Source: an optimization exercise on an open RTL-to-GDS flow (aim: small area). Production flows keep margins and buffers that such runs may drop. Where RTL was checked, it was by simulation tests only, not by an equivalence proof against the original. Some runs may be left out. An edit can pass the tests and still lose a function that they never use. No functional check of the RTL was part of run 2. Power and IR drop assume default switching activity. The flow treats the clock pin as an ideal source, which a real chip does not have.

==> design.v <==
`timescale 1ns/1ps
module bfm_fifo_sync #(
    parameter   SHOWAHEAD = 1,
    parameter   ABITS    = 7,
    parameter   DBITS    = 16,
    parameter   FTHRD    = 100,
    parameter   ETHRD    = 2
)(
    input  wire             clk,
    input  wire             rst,
    input  wire [DBITS-1:0] wr_data,
    input  wire             wren,
    input  wire             rden,
    output wire [DBITS-1:0] rd_data,
    output wire             wrfull,
    output wire             rdempty,
    output wire [ABITS-1:0] fifo_num
);
localparam DEPTH = FTHRD;           
localparam NHI   = DEPTH / 4;
reg [DBITS-1:0] dat_mem [0:DEPTH-1];
reg [ABITS-1:0] wr_point;
reg [ABITS-1:0] rd_point;
reg [ABITS-1:0] counter_int;
reg             wrfull_r;
reg             rdempty_r;
wire wr_allow = wren & ~wrfull_r;
wire rd_allow = rden & ~rdempty_r;
assign wrfull   = wrfull_r;
assign rdempty  = rdempty_r;
assign fifo_num = counter_int;
function [ABITS-1:0] ptr_inc(input [ABITS-1:0] p);
    ptr_inc = (p == DEPTH-1) ? {ABITS{1'b0}} : p + 1'b1;
endfunction
always @(posedge clk or posedge rst)
    if (rst)           wr_point <= {ABITS{1'b0}};
    else if (wr_allow) wr_point <= ptr_inc(wr_point);
always @(posedge clk or posedge rst)
    if (rst)           rd_point <= {ABITS{1'b0}};
    else if (rd_allow) rd_point <= ptr_inc(rd_point);
wire [3:0]     wr_lo;
wire [NHI-1:0] wr_hi;
wire [3:0]     rd_lo;
wire [NHI-1:0] rd_hi;
genvar i;
generate
    for (i = 0; i < 4; i = i + 1) begin : g_lo
        assign wr_lo[i] = wr_allow & (wr_point[1:0] == i);
        assign rd_lo[i] = (rd_point[1:0] == i);
    end
    for (i = 0; i < NHI; i = i + 1) begin : g_hi
        assign wr_hi[i] = (wr_point[ABITS-1:2] == i);
        assign rd_hi[i] = (rd_point[ABITS-1:2] == i);
    end
    for (i = 0; i < DEPTH; i = i + 1) begin : g_mem
        always @(posedge clk)
            if (wr_hi[i/4] & wr_lo[i%4]) dat_mem[i] <= wr_data;
    end
endgenerate
wire [DEPTH-1:0] rd_sel;
generate
    for (i = 0; i < DEPTH; i = i + 1) begin : g_rsel
        assign rd_sel[i] = rd_hi[i/4] & rd_lo[i%4];
    end
    for (i = 0; i < DBITS; i = i + 1) begin : g_rbit
        wire [DEPTH-1:0] col;
        wire [33:0]      grp_n;
        genvar j;
        for (j = 0; j < DEPTH; j = j + 1) begin : g_col
            assign col[j] = dat_mem[j][i];
        end
        for (j = 0; j < 33; j = j + 1) begin : g_g3
            fifo_aoi222 u_g (.a0(col[3*j]),   .s0(rd_sel[3*j]),
                             .a1(col[3*j+1]), .s1(rd_sel[3*j+1]),
                             .a2(col[3*j+2]), .s2(rd_sel[3*j+2]),
                             .y_n(grp_n[j]));
        end
        assign grp_n[33] = ~(col[99] & rd_sel[99]);
        assign rd_data[i] = ~rst & ~&grp_n;
    end
endgenerate
always @(posedge clk or posedge rst)
    if (rst)
        counter_int <= {ABITS{1'b0}};
    else if (wr_allow & ~rd_allow)
        counter_int <= counter_int + 1'b1;
    else if (~wr_allow & rd_allow)
        counter_int <= counter_int - 1'b1;
always @(posedge clk or posedge rst)
    if (rst)           wrfull_r <= 1'b0;
    else if (wr_allow) wrfull_r <= (counter_int >= FTHRD-1);
    else if (rd_allow) wrfull_r <= 1'b0;
always @(posedge clk or posedge rst)
    if (rst)           rdempty_r <= 1'b1;
    else if (rd_allow) rdempty_r <= (counter_int <= ETHRD-1);
    else if (wr_allow) rdempty_r <= 1'b0;
endmodule
module fifo_aoi222 (
    input  wire a0, s0, a1, s1, a2, s2,
    output wire y_n
);
assign y_n = ~((a0 & s0) | (a1 & s1) | (a2 & s2));
endmodule
==> run.sh <==
#!/bin/bash
# synth_recipe.tcl (not shown) runs the flow's synth.tcl, then flattens the netlist and writes it again
# the make line also repeats each setting of config.mk as NAME=value (left out here)
make -C /OpenROAD-flow-scripts/flow DESIGN_CONFIG=/design/flow/config.mk WORK_HOME=/design/flow/orfs CLKGATE_MAP_FILE= SYNTH_SCRIPT=/design/flow/synth_recipe.tcl finish
==> config.mk <==
export PLATFORM = sky130hd
export DESIGN_NAME = bfm_fifo_sync
export DESIGN_NICKNAME = bfm_fifo_sync
export VERILOG_FILES = /design/flow/design.v
export SDC_FILE = /design/flow/constraint.sdc
export NUM_CORES = 4
export LEC_CHECK = 0
export CAP_MARGIN = 20
export CORE_MARGIN = 2
export CORE_UTILIZATION = 40
export CTS_CLUSTER_DIAMETER = 100
export CTS_CLUSTER_SIZE = 25
export PLACE_DENSITY = 0.6
export SETUP_SLACK_MARGIN = 0.1
export SLEW_MARGIN = 20
export SYNTH_HIERARCHICAL = 1
export SYNTH_MINIMUM_KEEP_SIZE = 0
==> constraint.sdc <==
create_clock -name core_clock -period 6.5 [get_ports {clk}]
set_input_delay 1.3000 -clock core_clock [delete_from_list [all_inputs] [get_ports {clk}]]
set_output_delay 1.3000 -clock core_clock [all_outputs]
set_load 0.01 [all_outputs]
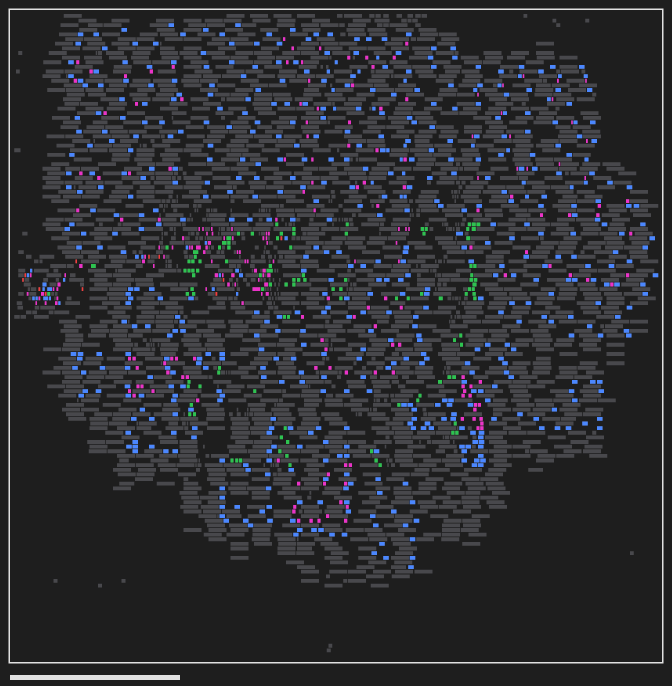
**Above:** run 1 (gate-type map).
The bar under the picture is 100 µm long.
- red: inv cells (cells 11; where left middle)
- magenta: nand cells (cells 211)
- green: and/or cells (cells 106)
- blue: aoi and oai cells (cells 580)
fraction of area in multi-input gates: 0.137
Non-Filler Instances: 4,983
commonest non-fill, non-tap cell in the layout: edfxtp_1

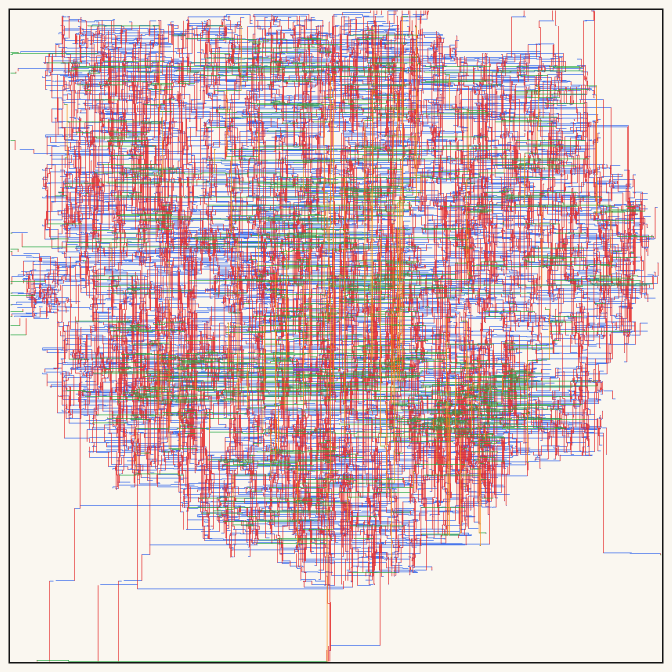
**Above:** run 1 (signal wires by layer).
- green: M3 (wire length 17,600 µm)
- orange: M4 (wire length 4,870 µm)
- red: M2 (wire length 72.0 mm)
- blue: M1 (wire length 63.8 mm)
- purple: M5 (wire length 13.8 µm)
post-DR wirelength/cell: 31.8 µm
total track usage: 0.211
WL final: 158,000 µm
vias: 31,900

==> flow_metrics.py, run 1 <==
metrics = {
    "synth": {
        "ys.warnings.count": 8,
        "synthAdderAreaFrac": 0.00283,
        "synth-seq-cells": 1623,
        "synth_compound_area_frac": 0.0987,
        "synth.cell_area_um2": 57400,
        "synth_edf_count": 1600,
        "ys.flop_type": "edfxtp_1",
        "yosys.area.top_type_share": 0.837,
        "synth_most_common_cell": "edfxtp_1",
        "synthCells": 2782,
        "synth_nets": 2815,
    },
    "outcome": {
        "run_status": "complete, no violations",
    },
    "route": {
        "drtIter0Drc": 6592,
        "ant_nets": 0,
    },
    "grt": {
        "use_met1": 0.309,
        "grt-ovfl-total": 0,
        "met3_usage": 0.0429,
    },
    "cells_and_area": {
        "multi_input_area_um2": 8710,
    },
    "clock_tree": {
        "cts_root_buf": "clkbuf_16",
    },
    "job": {
        "drv_cap": 0,
    },
    "timing": {
        "fmax_mhz": 159,
        "finalCriticalPeriod_ns": 6.29,
    },
    "worst_setup_path": {
        "crit_buf_inv": 2,
        "worst-path-stages": 8,
        "reg2reg_from": "rdempty_r",
        "worstPathMaxFanout": 16,
        "r2r_setup_slack_ns": 3.68,
        "path_class": "reg2out",
    },
    "pwr": {
        "power_frac_comb": 0.158,
        "clockNetworkPower_w": 0.00530,
    },
    "place": {
        "finalWeightedCongestion": 0.915,
    },
    "min_path": {
        "min_path_cells": 1,
        "hp-start": "counter_int[6]",
    },
}
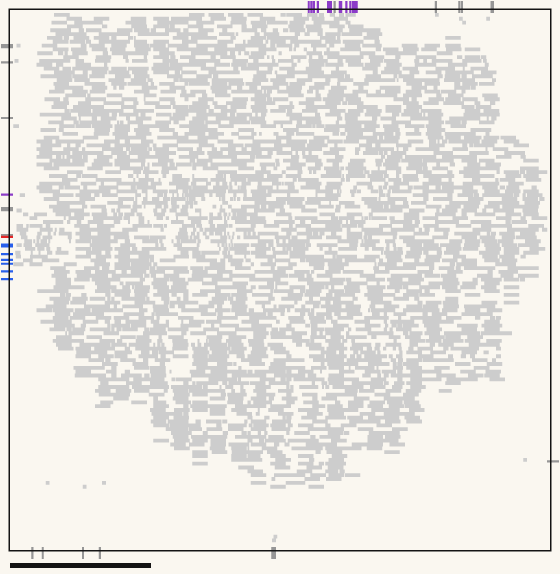
**Above:** run 1 (ports around the boundary).
The bar under the picture is 100 µm long. Pins as bars across the die edge, other pins in grey.
- blue: `fifo_num` (pins 7; direction output; edge left)
- red: `wrfull` (pins 1; direction output; edge left)
- purple: `rd_data` (pins 16; direction output; edge 15 top, 1 left)
- all pins by edge: 21 top, 16 left, 7 bottom, 1 right
die width: 383 µm
# port buffers: 44
die height: 383 µm

## run 1: cell usage in the layout (no fill, tap or decap), types with 3 or more instances in the layout
| cell | count |
|---|---|
| a21oi_1 | 5 |
| inv_1 | 9 |
| buf_4 | 194 |
| and2_1 | 85 |
| or2_1 | 3 |
| clkdlybuf4s50_1 | 28 |
| nand2_1 | 63 |
| a211oi_1 | 16 |
| a31oi_1 | 16 |
| edfxtp_1 | 1600 |
| nor3_1 | 22 |
| a222oi_1 | 528 |
| a21o_1 | 5 |
| xor2_1 | 4 |
| nand4_1 | 116 |
| and3b_1 | 3 |
| nor3_2 | 3 |
| xnor2_1 | 8 |
| nand3_1 | 22 |
| nor2_1 | 126 |
| nor2_2 | 4 |
| nor2b_1 | 3 |
| nor3b_1 | 3 |
| nor4_2 | 10 |
| clkbuf_16 | 77 |
| clkbuf_1 | 22 |
| ha_1 | 11 |
| nor4_1 | 10 |
| nand2b_1 | 5 |
| o21ai_0 | 8 |
| dfrtp_1 | 22 |
| and2_2 | 10 |
| clkinv_8 | 5 |
## run 1: per-module statistics from Yosys (local to each module, per instance)
module | area (µm²) | times used | flip-flops and latches
bfm_fifo_sync | 52100 | 1 | 1623
fifo_aoi222 | 10.0 | 528 | 0
**Run 1: cell outlines without signal wires**

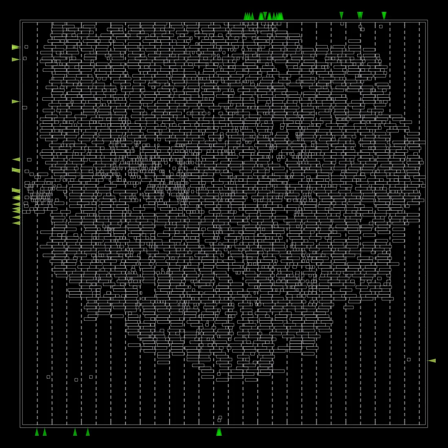

==> inputs of run 2 (changes only) <==
==> design.v (replaced) <==
`timescale 1ns/1ps 
module bfm_fifo_sync #(
    parameter   SHOWAHEAD = 1,  
    parameter   ABITS    = 7,
    parameter   DBITS    = 16,
    parameter   FTHRD    = 100,
    parameter   ETHRD    = 2
)( 
    input           wire                clk,
    input           wire                rst,
    input           wire    [DBITS-1:0] wr_data,
    input           wire                wren,
    input           wire                rden,
    output          wire    [DBITS-1:0] rd_data,
    output          wire                wrfull,
    output          wire                rdempty,
    output          wire    [ABITS-1:0] fifo_num
);
reg [DBITS-1 :0] dat_mem[2**ABITS-1:0] ;
reg [ABITS-1 :0] wr_point;
reg [ABITS-1 :0] rd_point;
reg [DBITS-1 :0] rd_data_r;
reg [ABITS-1 :0] counter_int;
reg wrfull_r;
reg rdempty_r;
wire wr_allow;
wire rd_allow;
assign wr_allow = wren & (!wrfull_r);
assign rd_allow = rden & (!rdempty_r);
assign wrfull = wrfull_r;
assign rdempty = rdempty_r;
assign fifo_num = counter_int;
always @ (posedge clk,posedge rst)
begin 
    if (rst) begin 
        wr_point <= {ABITS{1'd0}};
    end 
    else if (wr_allow) begin 
        wr_point <= wr_point + 1'd1;
    end 
    else begin 
        wr_point <= wr_point;
    end 
end 
always @ (posedge clk)
begin 
    if (wr_allow) begin 
        dat_mem[wr_point] <= wr_data;
    end 
    else begin 
        dat_mem[wr_point] <= dat_mem[wr_point];
    end 
end 
always @ (posedge clk,posedge rst)
begin 
    if (rst) begin 
        rd_point <= {ABITS{1'd0}};
    end 
    else if (rd_allow) begin 
        rd_point <= rd_point + 1'd1;
    end 
    else begin 
        rd_point <= rd_point;
    end 
end 
generate 
    if (SHOWAHEAD) begin 
        always @ (*)
        begin 
            if (rst) begin 
                rd_data_r <= {DBITS{1'd0}};
            end 
            else if (rd_allow) begin 
                rd_data_r <= dat_mem[rd_point];
            end 
            else begin 
                rd_data_r <= dat_mem[rd_point];
            end 
        end 
    end 
    else begin 
        always @ (posedge clk,posedge rst)
        begin 
            if (rst) begin 
                rd_data_r <= {DBITS{1'd0}};
            end 
            else if (rd_allow) begin 
                rd_data_r <= dat_mem[rd_point];
            end 
            else begin 
                rd_data_r <= rd_data_r;
            end 
        end 
    end 
endgenerate 
assign rd_data = rd_data_r;
always @ (posedge clk,posedge rst) 
begin 
    if (rst) begin 
        counter_int <= {ABITS{1'd0}};
    end 
    else if (wr_allow == 1 && rd_allow == 0) begin 
        counter_int <= counter_int + 1'd1;
    end 
    else if (wr_allow == 0 && rd_allow == 1) begin 
        counter_int <= counter_int - 1'd1;
    end 
    else begin 
        counter_int <= counter_int;
    end 
end 
always @ (posedge clk,posedge rst)
begin 
    if (rst) begin 
        wrfull_r <= 1'd0;
    end 
    else if (wr_allow) begin 
        if (counter_int >= FTHRD-1) begin 
            wrfull_r <= 1'd1;
        end 
        else begin 
            wrfull_r <= 1'd0;
        end 
    end 
    else if (rd_allow) begin 
        wrfull_r <= 1'd0;
    end 
    else begin 
        wrfull_r <= wrfull_r;
    end 
end 
always @(posedge clk,posedge rst)
begin 
    if (rst) begin 
        rdempty_r <= 1'd1;
    end 
    else if (rd_allow) begin 
        if (counter_int <= ETHRD-1) begin 
            rdempty_r <= 1'd1;
        end 
        else begin 
            rdempty_r <= 1'd0;
        end 
    end 
    else if (wr_allow) begin 
        rdempty_r <= 1'd0;
    end 
    else begin 
        rdempty_r <= rdempty_r;
    end 
end 
endmodule
--- a/config.mk
+++ b/config.mk
@@ -9,9 +9,5 @@
 export CORE_MARGIN = 2
 export CORE_UTILIZATION = 40
-export CTS_CLUSTER_DIAMETER = 100
-export CTS_CLUSTER_SIZE = 25
 export PLACE_DENSITY = 0.6
 export SETUP_SLACK_MARGIN = 0.1
 export SLEW_MARGIN = 20
-export SYNTH_HIERARCHICAL = 1
-export SYNTH_MINIMUM_KEEP_SIZE = 0
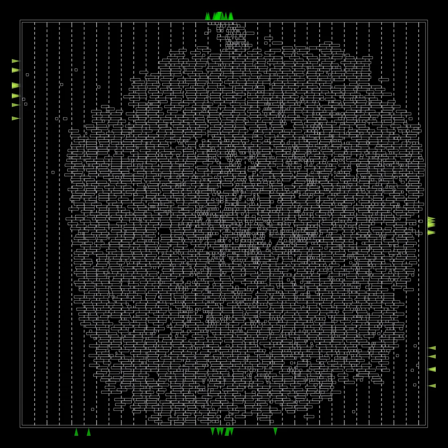
**Above:** run 2 (cell outlines without signal wires).
seq_cells: 2,071
Core ar.: 202,000 µm²
Non-Filler Instances: 6,997

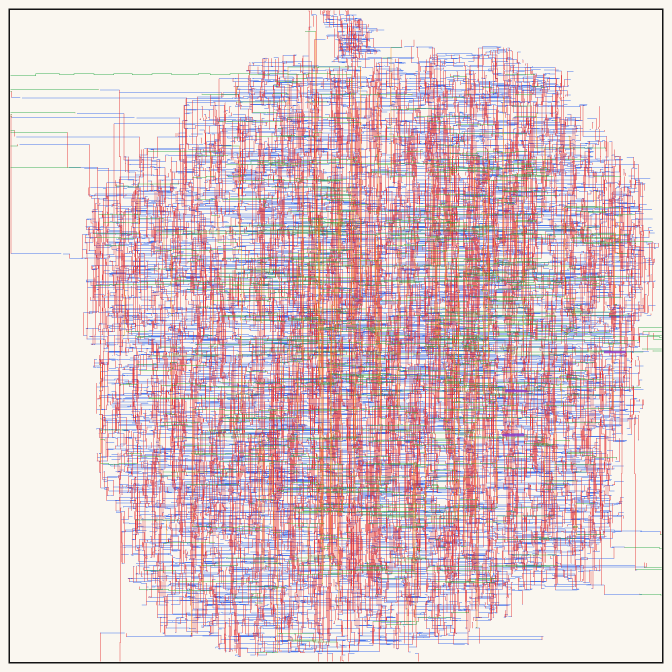
**Above:** run 2 (signal wires by layer).
- blue: M1 (wire length 92.1 mm)
- red: M2 (wire length 107 mm)
- green: M3 (wire length 17,900 µm)
- orange: M4 (wire length 6,890 µm)
- purple: M5 (wire length 41.4 µm)
total track usage: 0.216
post-DR wirelength/cell: 31.9 µm
vias: 41,200
WL final: 223,000 µm

==> run 2 against run 1 <==
Compared with the run above:
- cell count grew 40%
- synthesized area grew 41%
- still clean on timing, DRC and antenna
- synthesized cell count increased by 38%
- critical path depth stayed put
- highest routed layer unchanged
- largest cell class unchanged
==> flow_metrics.py, run 2 <==
metrics = {
    "grt": {
        "use_met1": 0.306,
        "met3_usage": 0.0369,
        "grt_pass1_wl_um": 315000,
        "grt-ovfl-total": 0,
        "use_met2": 0.341,
        "antenna_found_initial": 6,
    },
    "synth": {
        "async_flop_share": 0.0111,
        "synth-seq-cells": 2071,
        "synth.cell_area_um2": 81000,
        "synth_edf_count": 2048,
        "yosys.area.top_type_share": 0.759,
        "synth_most_common_cell": "edfxtp_1",
        "synth_mux_area_frac": 0.151,
        "synthAdderAreaFrac": 0.00108,
        "ys.flop_type": "edfxtp_1",
        "synth_compound_area_frac": 0.0356,
        "synth_nets": 3859,
        "ys.warnings.count": 1,
        "synthCells": 3832,
        "synthXorXnorAreaFrac": 0.00205,
    },
    "pwr": {
        "power_frac_comb": 0.310,
        "clockNetworkPower_w": 0.0115,
        "p_int_w": 0.0263,
        "top_power_group": "sequential cells",
        "power_density_nw_per_um2": 421,
        "seq_power_share": 0.393,
    },
    "cells_and_area": {
        "areaGrowthSynthToFinish_pct": 14.0,
        "multi_input_area_um2": 17400,
        "seqCellArea_um2": 62100,
        "mostFrequentLayoutCells": "edfxtp_1, mux4_2, buf_4",
        "fillCellCount": 16700,
        "final_common_cell": "edfxtp_1",
    },
    "outcome": {
        "run_status": "complete, no violations",
    },
    "job": {
        "drv_cap": 0,
    },
    "timing": {
        "tightest_slew_ns": 1.13,
        "hold_violations": 0,
        "final-max-slew-violation-count": 0,
        "fin_ws_ns": 0.206,
        "setup_viol": 0,
        "fin_tns_setup_ns": 0,
        "hold_slack_ns": 0.493,
        "fmax_mhz": 159,
        "finalCriticalPeriod_ns": 6.29,
    },
    "place": {
        "numPortBuffers": 44,
        "finalWeightedCongestion": 0.857,
        "post-place-cells": 6611,
    },
    "worst_setup_path": {
        "worst-path-stages": 8,
        "worstPathMaxFanout": 25,
        "path_class": "reg2out",
        "crit_buf_inv": 4,
        "cpMaxStageDelayCell": "nor4_2",
        "r2r_setup_slack_ns": 2.85,
        "reg2reg_from": "wrfull_r",
    },
    "route": {
        "ant_nets": 0,
        "drtIter0Drc": 5245,
        "wl_met3_um": 17900,
    },
    "min_path": {
        "hp-start": "rdempty_r",
        "min_path_cells": 2,
    },
    "clock_tree": {
        "clockBufferDepth": 3,
        "cts_root_buf": "clkbuf_16",
    },
}
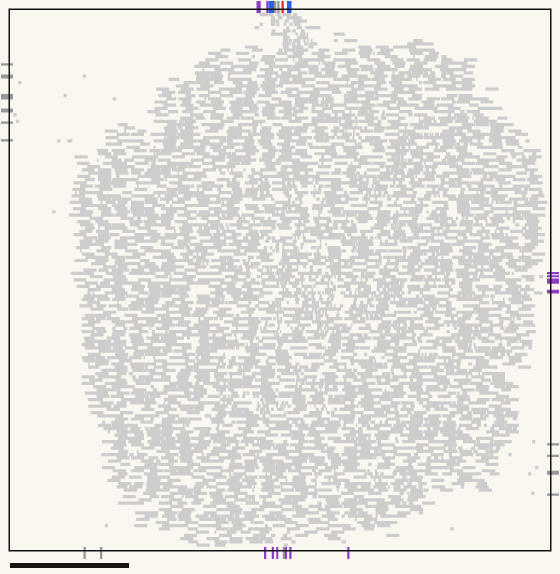
**Above:** run 2 (ports around the boundary).
The bar under the picture is 100 µm long. Pins as bars across the die edge, other pins in grey.
- purple: `rd_data` (pins 16; direction output; edge 7 right, 6 bottom, 3 top)
- red: `wrfull` (pins 1; direction output; edge top)
- blue: `fifo_num` (pins 7; direction output; edge top)
die width: 454 µm
die height: 454 µm

## run 2: changes by cell type in the layout (fill, tap and decap cells not counted), moves of 38 or more
cell | previous run | this run
clkbuf_16 | 77 | 205
and2_1 | 85 | 7
mux4_2 | 0 | 412
mux2i_1 | 1 | 241
nand2_1 | 63 | 106
buf_4 | 194 | 284
a221oi_1 | 0 | 64
a22oi_1 | 0 | 38
a222oi_1 | 528 | 0
a21oi_1 | 5 | 66
clkinv_1 | 2 | 59
nand4_1 | 116 | 6
edfxtp_1 | 1600 | 2048
## run 2: kinds of logic after synthesis
family	count (synthesis)
xor+xnor	19
simple gates	421
fa+ha+maj	7
flops	2071
mux	689
compound gates	388
buf+inv	237
## run 2: what timing repair did
item / CTS / global route
setup buffers: 6 / 0
gates resized for setup: 1 / 0
hold buffers: 0 / 0
setup endpoints to repair: 13 / 0
## run 2: cell type report
cell class,count,share of cell area
clock buffer,251,0.0574
antenna,1,0.0000271
timing repair buffer,340,0.0319
sequential,2071,0.672
multi-input combinational,1524,0.189
tap,2672,0.0362
clock inverter,127,0.0132
inverter,11,0.000501
**Run 2: gate-type map**

The bar under the picture is 100 µm long.
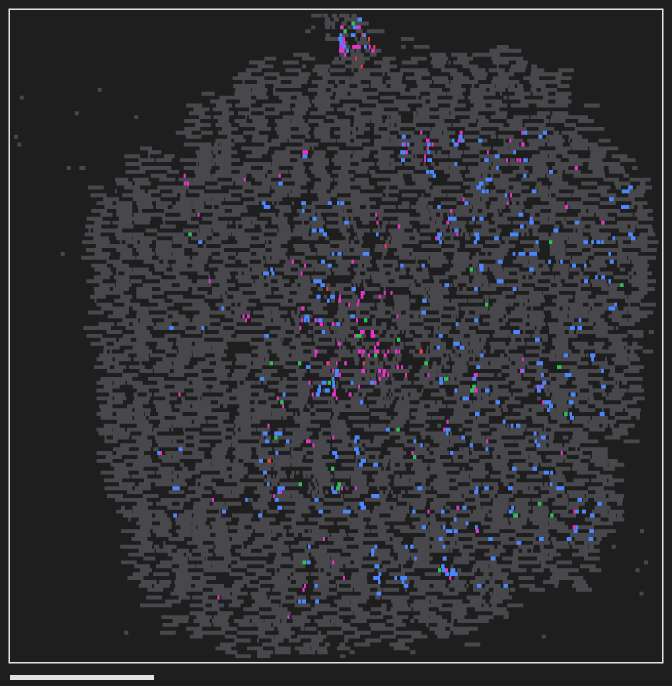

## Run 3: files that changed since run 2, shown whole
==> design.v <==
`timescale 1ns/1ps
module bfm_fifo_sync #(
    parameter   SHOWAHEAD = 1,
    parameter   ABITS    = 7,
    parameter   DBITS    = 16,
    parameter   FTHRD    = 100,
    parameter   ETHRD    = 2
)(
    input  wire             clk,
    input  wire             rst,
    input  wire [DBITS-1:0] wr_data,
    input  wire             wren,
    input  wire             rden,
    output wire [DBITS-1:0] rd_data,
    output wire             wrfull,
    output wire             rdempty,
    output wire [ABITS-1:0] fifo_num
);
localparam DEPTH = FTHRD - 1;       
localparam NGRP  = DEPTH / 3;
reg [DBITS-1:0] dat_mem [0:DEPTH-1];
reg [DBITS-1:0] head;
reg [ABITS-1:0] counter_int;
reg             wrfull_r;
reg             rdempty_r;
wire wr_allow = wren & ~wrfull_r;
wire rd_allow = rden & ~rdempty_r;
assign wrfull   = wrfull_r;
assign rdempty  = rdempty_r;
assign fifo_num = counter_int;
wire cnt_0  = (counter_int == 0);
wire cnt_1  = (counter_int == 1);
wire head_from_wr = cnt_0 | cnt_1;
wire head_load    = rd_allow | (wr_allow & cnt_0);
wire mem_wr  = wr_allow & ~cnt_0 & ~(cnt_1 & rd_allow);
wire mem_rd  = rd_allow & ~cnt_1;
reg [1:0] wr_pos, rd_pos;
reg [5:0] wr_grp, rd_grp;
always @(posedge clk or posedge rst)
    if (rst) begin
        wr_pos <= 2'd0;
        wr_grp <= 6'd0;
    end else if (mem_wr) begin
        wr_pos <= (wr_pos == 2'd2) ? 2'd0 : wr_pos + 1'b1;
        if (wr_pos == 2'd2)
            wr_grp <= (wr_grp == NGRP-1) ? 6'd0 : wr_grp + 1'b1;
    end
always @(posedge clk or posedge rst)
    if (rst) begin
        rd_pos <= 2'd0;
        rd_grp <= 6'd0;
    end else if (mem_rd) begin
        rd_pos <= (rd_pos == 2'd2) ? 2'd0 : rd_pos + 1'b1;
        if (rd_pos == 2'd2)
            rd_grp <= (rd_grp == NGRP-1) ? 6'd0 : rd_grp + 1'b1;
    end
wire [2:0]       wr_pos_en, rd_pos_en;
wire [NGRP-1:0]  wr_grp_en, rd_grp_en;
wire [DEPTH-1:0] wr_sel, rd_sel;
genvar i;
generate
    for (i = 0; i < 3; i = i + 1) begin : g_pos
        assign wr_pos_en[i] = mem_wr & (wr_pos == i);
        assign rd_pos_en[i] = (rd_pos == i);
    end
    for (i = 0; i < NGRP; i = i + 1) begin : g_grp
        assign wr_grp_en[i] = (wr_grp == i);
        assign rd_grp_en[i] = (rd_grp == i);
    end
    for (i = 0; i < DEPTH; i = i + 1) begin : g_mem
        fifo_and2 u_we (.a(wr_grp_en[i/3]), .b(wr_pos_en[i%3]), .y(wr_sel[i]));
        fifo_and2 u_re (.a(rd_grp_en[i/3]), .b(rd_pos_en[i%3]), .y(rd_sel[i]));
        always @(posedge clk)
            if (wr_sel[i]) dat_mem[i] <= wr_data;
    end
endgenerate
wire [DBITS-1:0] mem_out;
generate
    for (i = 0; i < DBITS; i = i + 1) begin : g_rbit
        wire [DEPTH-1:0] col;
        wire [NGRP-1:0]  grp_n;
        genvar j;
        for (j = 0; j < DEPTH; j = j + 1) begin : g_col
            assign col[j] = dat_mem[j][i];
        end
        for (j = 0; j < NGRP; j = j + 1) begin : g_g3
            fifo_aoi222 u_g (.a0(col[3*j]),   .s0(rd_sel[3*j]),
                             .a1(col[3*j+1]), .s1(rd_sel[3*j+1]),
                             .a2(col[3*j+2]), .s2(rd_sel[3*j+2]),
                             .y_n(grp_n[j]));
        end
        assign mem_out[i] = ~&grp_n;
    end
endgenerate
always @(posedge clk)
    if (head_load) head <= head_from_wr ? wr_data : mem_out;
assign rd_data = head & {DBITS{~rst}};
always @(posedge clk or posedge rst)
    if (rst)
        counter_int <= {ABITS{1'b0}};
    else if (wr_allow & ~rd_allow)
        counter_int <= counter_int + 1'b1;
    else if (~wr_allow & rd_allow)
        counter_int <= counter_int - 1'b1;
always @(posedge clk or posedge rst)
    if (rst)           wrfull_r <= 1'b0;
    else if (wr_allow) wrfull_r <= (counter_int >= FTHRD-1);
    else if (rd_allow) wrfull_r <= 1'b0;
always @(posedge clk or posedge rst)
    if (rst)           rdempty_r <= 1'b1;
    else if (rd_allow) rdempty_r <= (counter_int <= ETHRD-1);
    else if (wr_allow) rdempty_r <= 1'b0;
endmodule
module fifo_aoi222 (
    input  wire a0, s0, a1, s1, a2, s2,
    output wire y_n
);
assign y_n = ~((a0 & s0) | (a1 & s1) | (a2 & s2));
endmodule
module fifo_and2 (
    input  wire a, b,
    output wire y
);
assign y = a & b;
endmodule
==> config.mk <==
export PLATFORM = sky130hd
export DESIGN_NAME = bfm_fifo_sync
export DESIGN_NICKNAME = bfm_fifo_sync
export VERILOG_FILES = /design/flow/design.v
export SDC_FILE = /design/flow/constraint.sdc
export NUM_CORES = 4
export LEC_CHECK = 0
export CAP_MARGIN = 20
export CORE_MARGIN = 2
export CORE_UTILIZATION = 60
export CTS_CLUSTER_DIAMETER = 100
export CTS_CLUSTER_SIZE = 30
export PLACE_DENSITY = 0.75
export SETUP_SLACK_MARGIN = 0.1
export SLEW_MARGIN = 20
export SYNTH_HIERARCHICAL = 1
export SYNTH_MINIMUM_KEEP_SIZE = 0
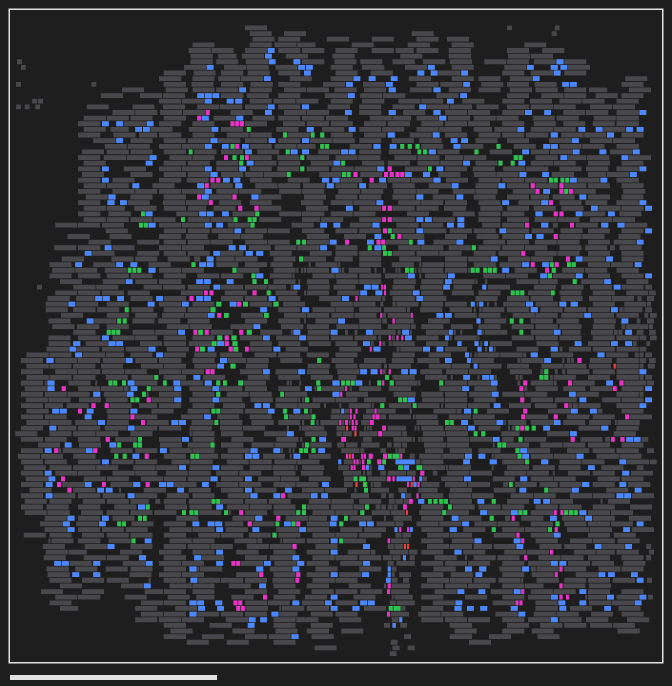
**Above:** run 3 (gate-type map).
The bar under the picture is 100 µm long.
- red: inv cells (cells 9; where bottom middle)
- magenta: nand cells (cells 191)
- green: and/or cells (cells 226)
- blue: aoi and oai cells (cells 563; where widely spread)
fraction of area in multi-input gates: 0.148
Non-Filler Instances: 4,229

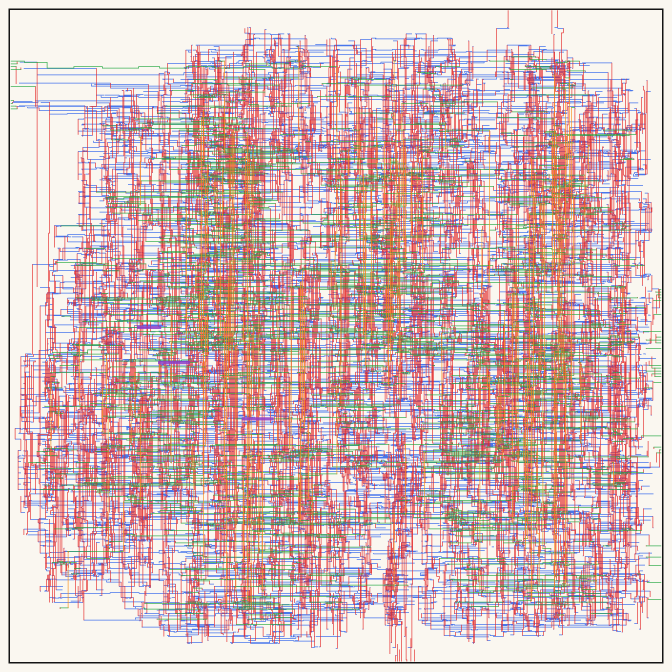
**Above:** run 3 (signal wires by layer).
- blue: M1 (wire length 54.2 mm)
- red: M2 (wire length 69.6 mm)
- green: M3 (wire length 21.2 mm)
- orange: M4 (wire length 7,630 µm)
- purple: M5 (wire length 37.7 µm)
post-DR wirelength/cell: 36.1 µm
total track usage: 0.306

==> run 3 against run 2 <==
Compared with the run above:
- clock power decreased by about 60%
- non-clock buffer count is 267 lower
- core utilization increased by 19 points
- sequential share of layout area grew 12 points
- global-route usage grew 9.1 points
- cell area is 33% lower
- synthesized area is 29% lower
- clock-buffer cell count down 167
- hold slack gained 0.067 ns
- worst setup slack improved by 1.9 ns
==> flow_metrics.py, run 3 <==
metrics = {
    "outcome": {
        "run_status": "complete, no violations",
    },
    "cells_and_area": {
        "inverters_excl_clock": 9,
        "mostFrequentLayoutCells": "edfxtp_1, a222oi_1, and2_1",
        "seq_cell_count": 1625,
        "seqCellArea_um2": 48700,
        "multi_input_gates": 1167,
        "largest_cell_class": "flip-flops and latches",
        "fillCellCount": 6235,
        "buffers": 73,
        "multi_input_area_um2": 9140,
    },
    "clock_tree": {
        "ctsHoldBuffers": 0,
        "clockBufferDepth": 3,
        "cts_resized": 0,
        "cts_root_buf": "clkbuf_16",
    },
    "timing": {
        "hold_slack_ns": 0.560,
        "tightest_slew_ns": 1.11,
        "final-max-slew-violation-count": 0,
        "setup_viol": 0,
        "hold_violations": 0,
        "fmax_mhz": 227,
    },
    "worst_setup_path": {
        "r2r_setup_slack_ns": 2.10,
        "crit_buf_inv": 1,
        "worstPathMaxFanout": 16,
        "path_class": "reg2reg",
    },
    "synth": {
        "ys.flop_type": "edfxtp_1",
        "synth.cell_area_um2": 57900,
        "async_flop_share": 0.0154,
    },
    "pwr": {
        "clockNetworkPower_w": 0.00463,
        "seq_power_share": 0.615,
        "power_frac_comb": 0.150,
        "top_power_group": "sequential cells",
    },
    "route": {
        "drtIter0Drc": 7631,
    },
    "place": {
        "numPortBuffers": 44,
        "finalWeightedCongestion": 0.982,
    },
    "grt": {
        "grt-ovfl-total": 0,
    },
    "die": {
        "fp.dieH_um": 315,
        "num_tap_cells": 1265,
        "core_um2": 95300,
    },
}
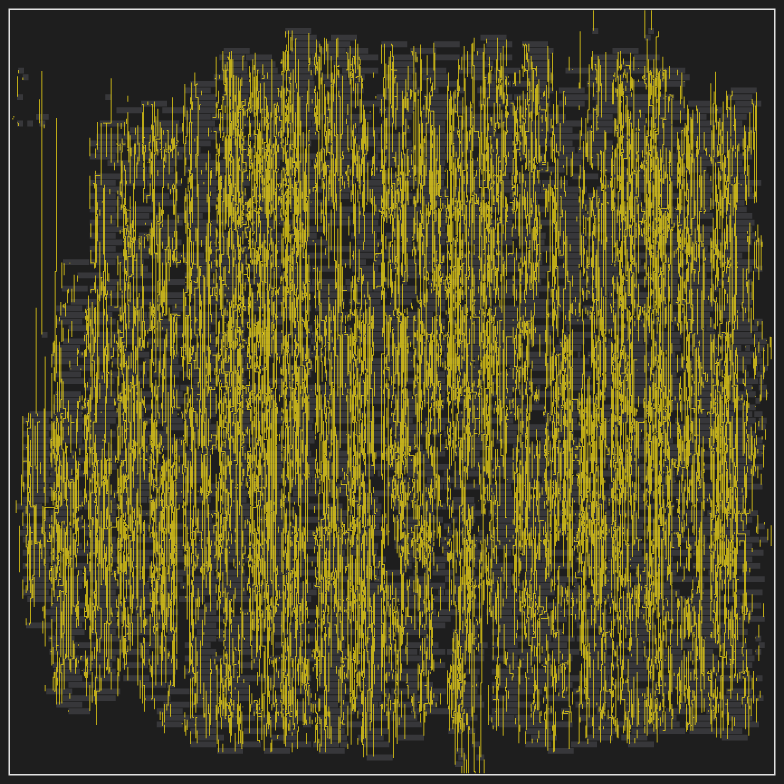
**Above:** run 3 (M2 wires).
Cells faint in the background.
- main direction: vertical
- nets with wire on the layer: 2,696
- share of all routed wire: 46%
GRT met2 Usage: 0.465
vias: 32,300
WL final: 153,000 µm

[run 3: layer usage]
metal	GRT usage	share of wire
met5	0	0.00024
met2	0.465	0.46
met3	0.0463	0.14
met4	0.133	0.050
met1	0.451	0.35
[run 3: per-stage QoR]
stage	std cells	setup WS, ns	total power [W]
6_report	4229	2.10	0.0197
5_1_grt	4226	2.09	0.0201
4_1_cts	4226	2.36	0.0195
3_5_place_dp	4139	1.88	0.0151
3_3_place_gp	4139	1.89	0.0150
2_1_floorplan	2816	2.68	0.0134
[run 3: cells by family (layout without fill, tap and decap cells)]
logic type,after synthesis,count (layout),synth area share
flops,1625,1625,0.841
xor+xnor,11,11,0.00166
fa+ha+maj,14,14,0.00303
simple gates,567,567,0.0552
buf+inv,24,169,0.00171
compound gates,566,566,0.0960
mux,9,9,0.00188
other cells,0,3,0
[run 3: final timing paths]
check / from / cells after the start / endpoint
worst min-delay path: rdempty_r / 2 / rdempty_r
worst max-delay path: rd_grp[1] / 10 / head[1]
min in group asynchronous: rst / 3 / rd_grp[2]
worst min register to register: rdempty_r / 2 / rdempty_r
max in group asynchronous: rst / 3 / rdempty_r
worst max register to register: rd_grp[1] / 10 / head[1]
**Run 3: ports around the boundary**

The bar under the picture is 100 µm long. Pins as bars across the die edge, other pins in grey.
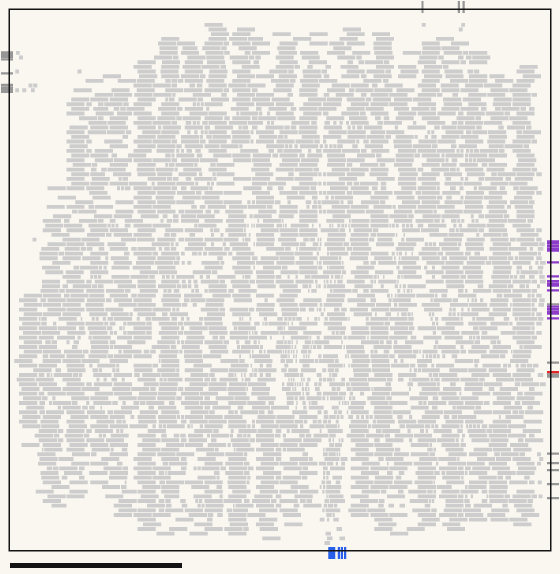

==> inputs of run 4 (changes only) <==
--- a/design.v
+++ b/design.v
@@ -55,6 +55,6 @@
             rd_grp <= (rd_grp == NGRP-1) ? 6'd0 : rd_grp + 1'b1;
     end
-wire [2:0]       wr_pos_en, rd_pos_en;
-wire [NGRP-1:0]  wr_grp_en, rd_grp_en;
+wire [2:0]       wr_pos_en, rd_pos_n;
+wire [NGRP-1:0]  wr_grp_en, rd_grp_n;
 wire [DEPTH-1:0] wr_sel, rd_sel;
 genvar i;
@@ -62,13 +62,13 @@
     for (i = 0; i < 3; i = i + 1) begin : g_pos
         assign wr_pos_en[i] = mem_wr & (wr_pos == i);
-        assign rd_pos_en[i] = (rd_pos == i);
+        assign rd_pos_n[i]  = (rd_pos != i);
     end
     for (i = 0; i < NGRP; i = i + 1) begin : g_grp
         assign wr_grp_en[i] = (wr_grp == i);
-        assign rd_grp_en[i] = (rd_grp == i);
+        assign rd_grp_n[i]  = (rd_grp != i);
     end
     for (i = 0; i < DEPTH; i = i + 1) begin : g_mem
         fifo_and2 u_we (.a(wr_grp_en[i/3]), .b(wr_pos_en[i%3]), .y(wr_sel[i]));
-        fifo_and2 u_re (.a(rd_grp_en[i/3]), .b(rd_pos_en[i%3]), .y(rd_sel[i]));
+        fifo_nor2 u_re (.a(rd_grp_n[i/3]), .b(rd_pos_n[i%3]), .y(rd_sel[i]));
         always @(posedge clk)
             if (wr_sel[i]) dat_mem[i] <= wr_data;
@@ -124,2 +124,8 @@
 assign y = a & b;
 endmodule
+module fifo_nor2 (
+    input  wire a, b,
+    output wire y
+);
+assign y = ~(a | b);
+endmodule
==> flow/run.sh (new file) <==
#!/bin/bash
# The standard layout (standard.sh) with two changes: the ports get the
# smallest buffer (buf_1) instead of the default, and clock tree synthesis
# builds its tree from clkbuf_8 with larger sink clusters and without dummy
# loads. The full output of the ORFS make run goes to standard.log here.
set -euo pipefail
export BUFFER_PORTS_ARGS="-buffer_cell sky130_fd_sc_hd__buf_1"
export CTS_ARGS="-sink_clustering_enable -repair_clock_nets -sink_clustering_size 18 -sink_clustering_max_diameter 80 -dont_use_dummy_load -buf_list sky130_fd_sc_hd__clkbuf_8"
bash ./standard.sh > standard.log 2>&1
==> standard.sh (new file) <==
#!/bin/bash
# synth_recipe.tcl (not shown) runs the flow's synth.tcl, then flattens the netlist and writes it again
# the make line also repeats each setting of config.mk as NAME=value (left out here)
make -C /OpenROAD-flow-scripts/flow DESIGN_CONFIG=/design/flow/config.mk WORK_HOME=/design/flow/orfs CLKGATE_MAP_FILE= SYNTH_SCRIPT=/design/flow/synth_recipe.tcl "${@:-finish}"
--- a/config.mk
+++ b/config.mk
@@ -9,6 +9,4 @@
 export CORE_MARGIN = 2
 export CORE_UTILIZATION = 60
-export CTS_CLUSTER_DIAMETER = 100
-export CTS_CLUSTER_SIZE = 30
 export PLACE_DENSITY = 0.75
 export SETUP_SLACK_MARGIN = 0.1
removed: run.sh
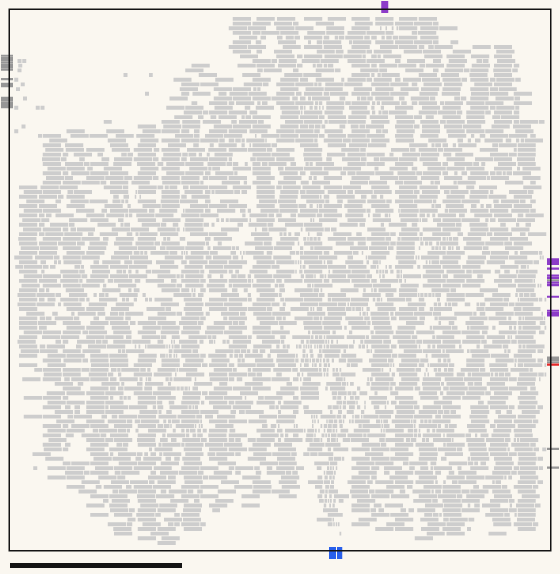
**Above:** run 4 (ports around the boundary).
The bar under the picture is 100 µm long. Pins as bars across the die edge, other pins in grey.
- purple: `rd_data` (pins 16; direction output; edge 12 right, 4 top)
- red: `wrfull` (pins 1; direction output; edge right)
- blue: `fifo_num` (pins 7; direction output; edge bottom)
- all pins by edge: 19 right, 15 left, 7 bottom, 4 top
die height: 314 µm
die width: 314 µm

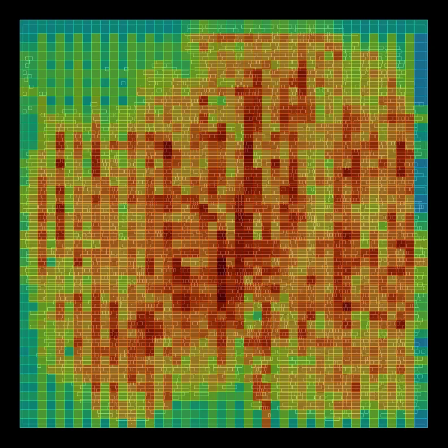
**Above:** run 4 (routing congestion map).
met3 Use GR: 0.0549
final core occ: 0.644

==> run 4 against run 3 <==
Compared with the run above:
- still clean on timing, DRC and antenna
- sequential share of layout area grew 0.62 points
- clock skew grew 0.044 ns
- fmax shrank 1.9%
- global-route usage shrank 0.12 points
- die area shrank 0.49%
- routed wire length shrank 0.49%
- cell count grew 0.71%
- power shrank 5.1%
- via count shrank 0.63%
- critical path type unchanged
- critical endpoint is now head[13]
==> flow_metrics.py, run 4 <==
metrics = {
    "grt": {
        "grt-ovfl-total": 0,
        "use_met1": 0.416,
        "use_met2": 0.493,
        "track_usage": 0.305,
        "grt-busiest-layer": "met2",
    },
    "place": {
        "post-place-cells": 4148,
        "dp_slack_ns": 2.23,
        "finalWeightedCongestion": 1.02,
        "numPortBuffers": 44,
    },
    "synth": {
        "synthAdderAreaFrac": 0.00304,
        "ys.flop_type": "edfxtp_1",
        "synth_top_family_by_area": "compound AO/OA/AOI/OAI gates",
        "yosys.area_share.simple": 0.0511,
        "synth_mux_area_frac": 0.00139,
        "synth.cell_area_um2": 57600,
        "synth_compound_area_frac": 0.0963,
        "async_flop_share": 0.0154,
    },
    "route": {
        "drtIter0Drc": 7434,
        "dr.max_layer_used": "met5",
        "wl_met3_um": 19400,
        "wl_met1_um": 51400,
        "routedWlPerCell_um": 35.7,
    },
    "worst_setup_path": {
        "worstPathMaxFanout": 19,
        "crit_buf_inv": 2,
        "path_class": "reg2reg",
        "reg2reg_from": "rd_pos[1]",
    },
    "outcome": {
        "run_status": "complete, no violations",
    },
    "timing": {
        "hold_slack_ns": 0.576,
        "setup_viol": 0,
        "fin_ws_ns": 2.01,
        "fmax_mhz": 223,
        "tightest_slew_ns": 1.20,
    },
    "clock_tree": {
        "cts_root_buf": "clkbuf_8",
        "clockBufferDepth": 3,
        "ctsHoldBuffers": 0,
    },
    "min_path": {
        "hp-start": "rdempty_r",
    },
    "pwr": {
        "clockNetworkPower_w": 0.00421,
        "top_power_group": "sequential cells",
    },
    "cells_and_area": {
        "mostFrequentLayoutCells": "edfxtp_1, a222oi_1, nand4_1",
    },
}
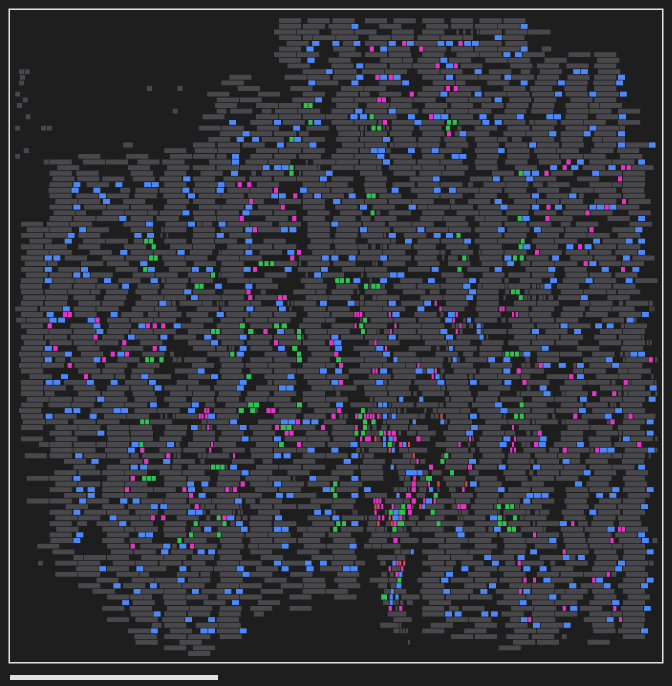
**Above:** run 4 (gate-type map).
The bar under the picture is 100 µm long.
- green: and/or cells (cells 132)
- magenta: nand cells (cells 217)
- blue: aoi and oai cells (cells 566; where widely spread)
- red: inv cells (cells 14; where bottom middle)
Non-Filler Instances: 4,259
fraction of area in multi-input gates: 0.147

run 4: per-module statistics from Yosys, one instance, submodules excluded:
module,flip-flops and latches,cells inside,cell area (µm²),times used
bfm_fifo_sync,1625,2090,51300,1
fifo_aoi222,0,1,10.0,528
fifo_and2,0,1,6.26,99
fifo_nor2,0,1,3.75,99
run 4: path summary, 6_finish.rpt:
check	endpoint	slack, ns	depth (start not counted)
worst max-delay path	head[13]	2.01	9
min in group asynchronous	rd_grp[1]	1.11	2
worst min register to register	rdempty_r	0.58	2
max in group asynchronous	counter_int[3]	5.00	2
worst max register to register	head[13]	2.01	9
worst min-delay path	rdempty_r	0.58	2
run 4: final cells by class:
cell class | instances | area (µm²)
diodes | 6 | 15.0
clock buffers | 100 | 1380
fillers | 6159 | 33900
inverters | 14 | 52.6
multi-input cells | 1165 | 8990
flip-flops and latches | 1625 | 48700
well taps | 1265 | 1580
repair buffers | 84 | 542
run 4: metrics by stage:
stage / total power [W] / util
floorplan: 0.0132 / -
finish: 0.0186 / 0.644
global route: 0.0191 / 0.643
detailed placement: 0.0145 / 0.627
CTS: 0.0185 / 0.642
global placement: 0.0144 / 0.627
**Run 4: signal wires by layer**

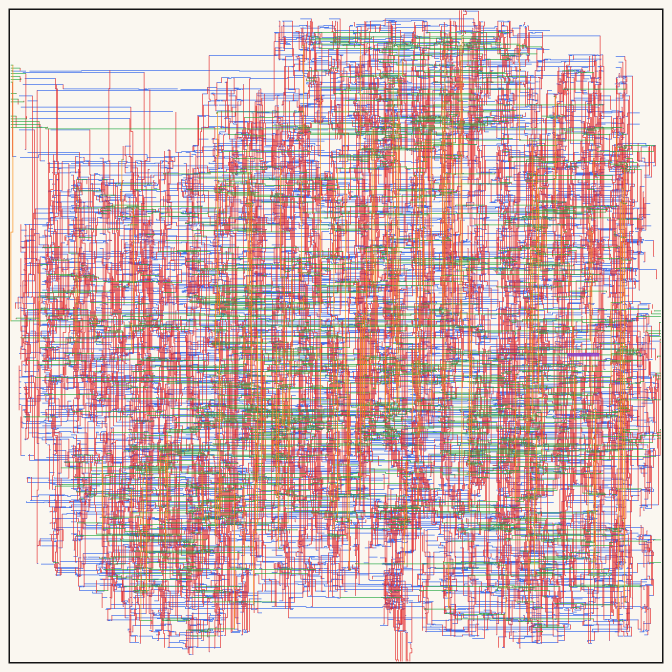

==> inputs of run 5 (changes only) <==
==> flow/run.sh (replaced) <==
#!/bin/bash
# The standard layout (standard.sh) with two changes: the ports get the
# smallest buffer (buf_1) instead of the default, and clock tree synthesis
# uses sink clusters of up to 30 flip-flops and without dummy
# loads. The full output of the ORFS make run goes to standard.log here.
set -euo pipefail
export BUFFER_PORTS_ARGS="-buffer_cell sky130_fd_sc_hd__buf_1"
export CTS_ARGS="-sink_clustering_enable -repair_clock_nets -sink_clustering_size 30 -sink_clustering_max_diameter 100 -dont_use_dummy_load"
bash ./standard.sh > standard.log 2>&1
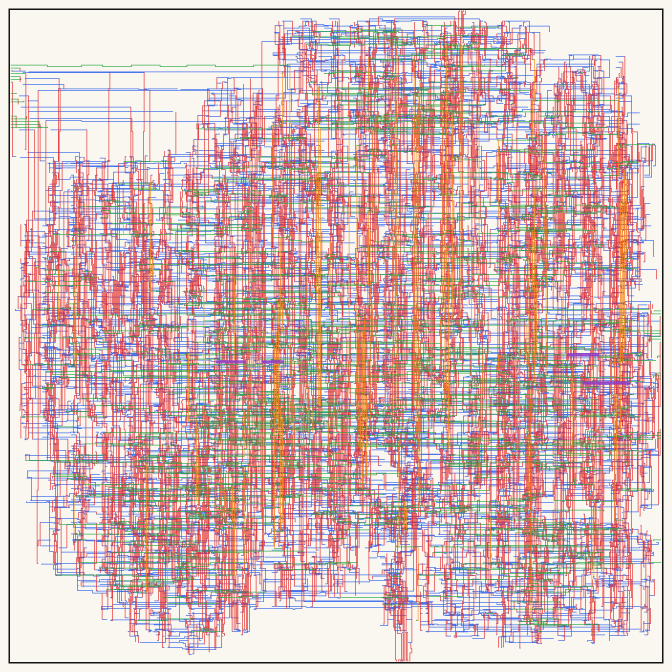
**Above:** run 5 (signal wires by layer).
- green: M3 (wire length 19,400 µm)
- red: M2 (wire length 72.4 mm)
- purple: M5 (wire length 57.0 µm)
- blue: M1 (wire length 50.9 mm)
- orange: M4 (wire length 8,330 µm)
post-DR wirelength/cell: 35.8 µm
WL final: 151,000 µm

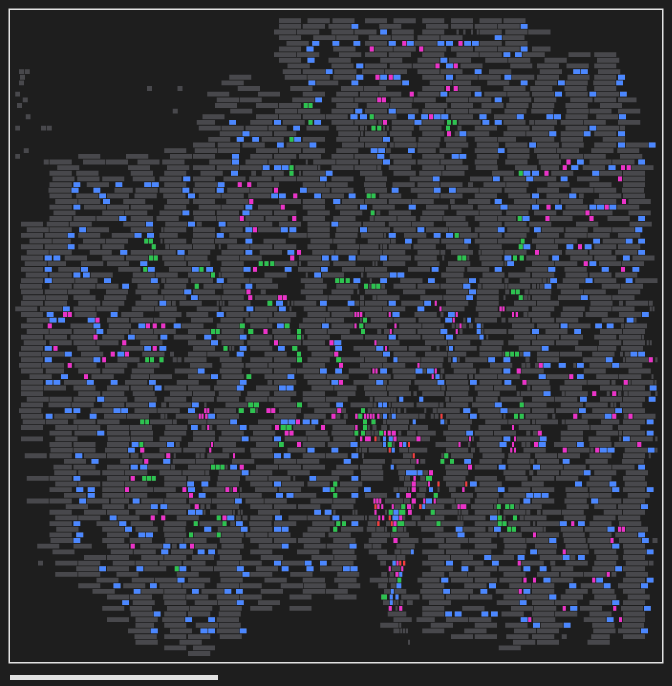
**Above:** run 5 (gate-type map).
The bar under the picture is 100 µm long.
- green: and/or cells (cells 132)
- blue: aoi and oai cells (cells 566; where widely spread)
- magenta: nand cells (cells 217)
- red: inv cells (cells 14; where bottom middle)
fraction of area in multi-input gates: 0.147
Non-Filler Instances: 4,215

==> run 5 against run 4 <==
Compared with the run above:
- fmax grew 0.49%
- clock skew about the same
- worst setup slack better by 0.022 ns
- power increased by 1.3%
- critical endpoint unchanged
- highest routed layer unchanged
==> flow_metrics.py, run 5 <==
metrics = {
    "worst_setup_path": {
        "endpoint": "head[13]",
        "reg2reg_from": "rd_pos[1]",
        "crit_buf_inv": 2,
        "crit_required_ns": 6.90,
        "r2r_setup_slack_ns": 2.04,
        "reg2regPathDepth": 9,
        "worst-path-stages": 9,
        "worstPathMaxFanout": 19,
        "path_class": "reg2reg",
    },
    "synth": {
        "yosys.area_share.simple": 0.0511,
        "synth.cell_area_um2": 57600,
        "async_flop_share": 0.0154,
        "synthAdderAreaFrac": 0.00304,
        "synth_compound_area_frac": 0.0963,
        "synth_mux_area_frac": 0.00139,
        "ys.flop_type": "edfxtp_1",
        "synth_top_family_by_area": "compound AO/OA/AOI/OAI gates",
    },
    "pwr": {
        "p_clk_frac": 0.235,
        "clockNetworkPower_w": 0.00444,
        "total_power_w": 0.0189,
        "seq_power_share": 0.636,
    },
    "cells_and_area": {
        "top_regs": "dat_mem x1584, head x16, counter_int x7",
        "fin_util": 0.645,
        "mostFrequentLayoutCells": "edfxtp_1, a222oi_1, nand4_1",
        "final_common_cell": "edfxtp_1",
    },
    "grt": {
        "grt-busiest-layer": "met2",
        "track_usage": 0.302,
        "grt-ovfl-total": 0,
    },
    "min_path": {
        "hp-start": "rdempty_r",
        "min_to": "rdempty_r",
    },
    "clock_tree": {
        "clockBufferDepth": 3,
        "ctsHoldBuffers": 0,
        "cts_root_buf": "clkbuf_16",
    },
    "timing": {
        "fmax_mhz": 224,
        "tightest_slew_ns": 1.20,
        "hold_slack_ns": 0.568,
        "setup_viol": 0,
    },
    "route": {
        "drtIter0Drc": 7462,
    },
    "outcome": {
        "run_status": "complete, no violations",
    },
    "place": {
        "numPortBuffers": 44,
        "finalWeightedCongestion": 1.02,
    },
}
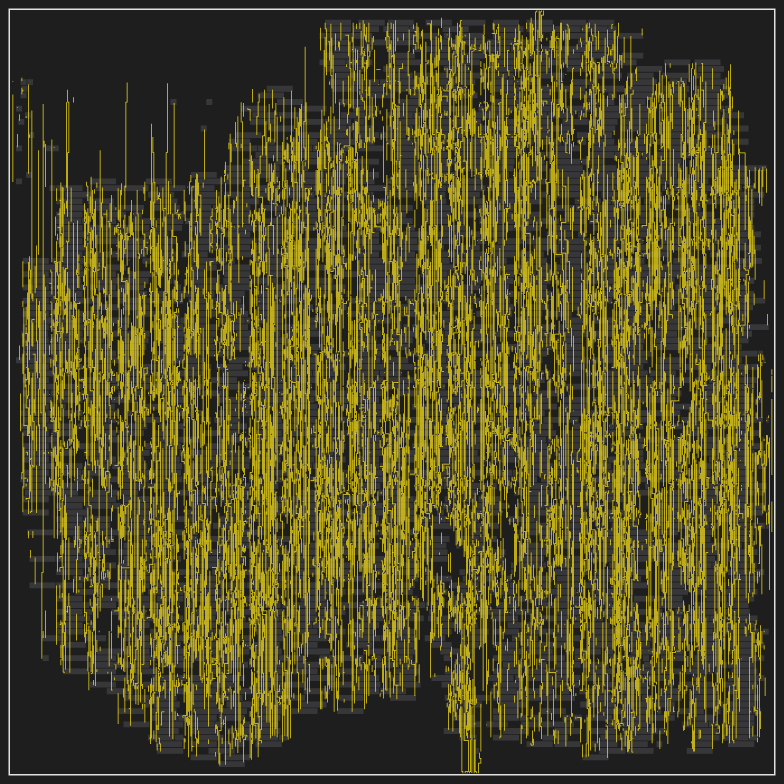
**Above:** run 5 (M2 wires).
Cells faint in the background.
- main direction: vertical
- wire length on this layer: 72.4 mm
- longest straight run: 192 µm
- share of all routed wire: 48%
- nets with wire on the layer: 2,690
vias: 32,100
GRT met2 Usage: 0.488

==> run 5: cell types whose count changed in the layout (fill, tap and decap cells not counted) <==
cell | before | now
clkbuf_8 | 100 | 0
nor2_2 | 54 | 57
diode_2 | 6 | 3
clkbuf_16 | 0 | 60
buf_4 | 38 | 37
nor2_1 | 102 | 99
==> run 5: through the flow <==
stage / setup slack (ns) / instances
global route: 2.07 / 4212
finish: 2.04 / 4215
CTS: 2.35 / 4208
detailed placement: 2.23 / 4148
floorplan: 2.09 / 2816
global placement: 2.26 / 4143
==> run 5: area by class of cell <==
cell class                 count  area, µm²  share of cell area
antenna                        3       7.51            0.000122
timing repair buffer          83        534             0.00871
sequential                  1625      48700               0.793
multi-input combinational   1165       9000               0.147
inverter                      14       52.6            0.000857
tap                         1265       1580              0.0258
clock buffer                  60       1500              0.0245
==> run 5: logic make-up after synthesis <==
family / after synthesis
flip-flops: 1625
multiplexers: 7
buffers and inverters: 26
adder cells (fa/ha/maj): 14
AND/OR/NAND/NOR: 564
AO/OA/AOI/OAI: 569
XOR/XNOR: 11
==> run 5: per-layer routing <==
metal	vias to the layer above	wire length, µm
met5	-	57
met3	344	19400
met2	2661	72400
li1	12900	-
met4	8	8330
met1	16200	50900

==> notes/layouts.md <==
Pictures saved along the way, in no particular order.

M2 wires.
Cells faint in the background.
shot_01.png
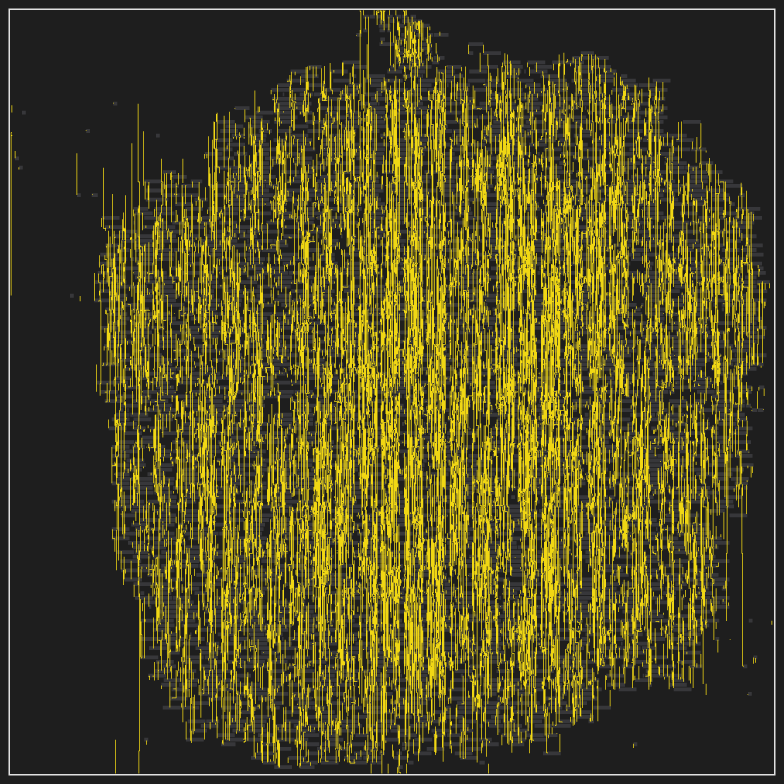
shot_02.png
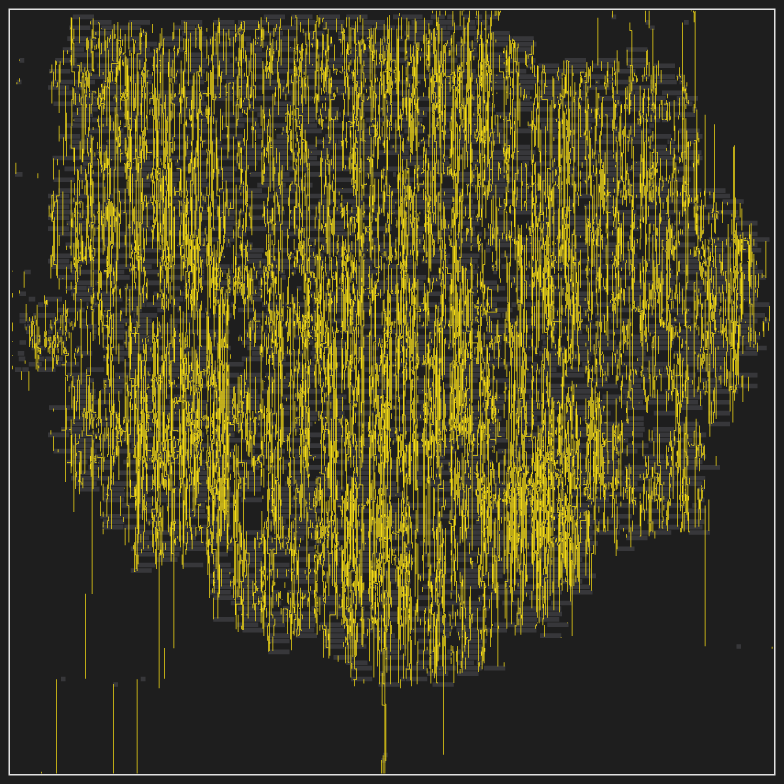
shot_01.png is run 2.
shot_02.png is run 1.

==> separate check: timing with driven ports <==
No port has a modelled driver above. Below, the same layouts with a new extraction and two added sets of constraints. Step 1, drivers: a clkbuf_16 drives clk and a buf_2 each remaining input, both assumed. Step 2 also shifts input and output timing later by t, the mid clock arrival at the registers, as if the neighbouring blocks saw the same clock. Three values: no drivers, after step 1, after step 2; two values: the first two.
| run | shift t [ns] | setup WS [ns] | worst setup path after step 2 | worst register clock-pin slew, ns |
|---|---|---|---|---|
| run 1 | 0.766 | 0.214 / 0.133 / 0.899 | register to output | 0.10 / 0.10 |
| run 2 | 0.923 | 0.206 / 0.114 / 1.038 | register to output | 0.07 / 0.07 |
| run 3 | 0.772 | 2.098 / 2.098 / 1.728 | input to register | 0.12 / 0.12 |
| run 4 | 0.834 | 2.015 / 2.015 / 2.015 | register to register | 0.11 / 0.11 |
| run 5 | 0.715 | 2.037 / 2.037 / 2.037 | register to register | 0.11 / 0.11 |
After both steps setup and hold are still met in every run listed. The setup slack of run 3, which loses most, moves by 0.000 ns with the drivers and by -0.370 ns with both steps.
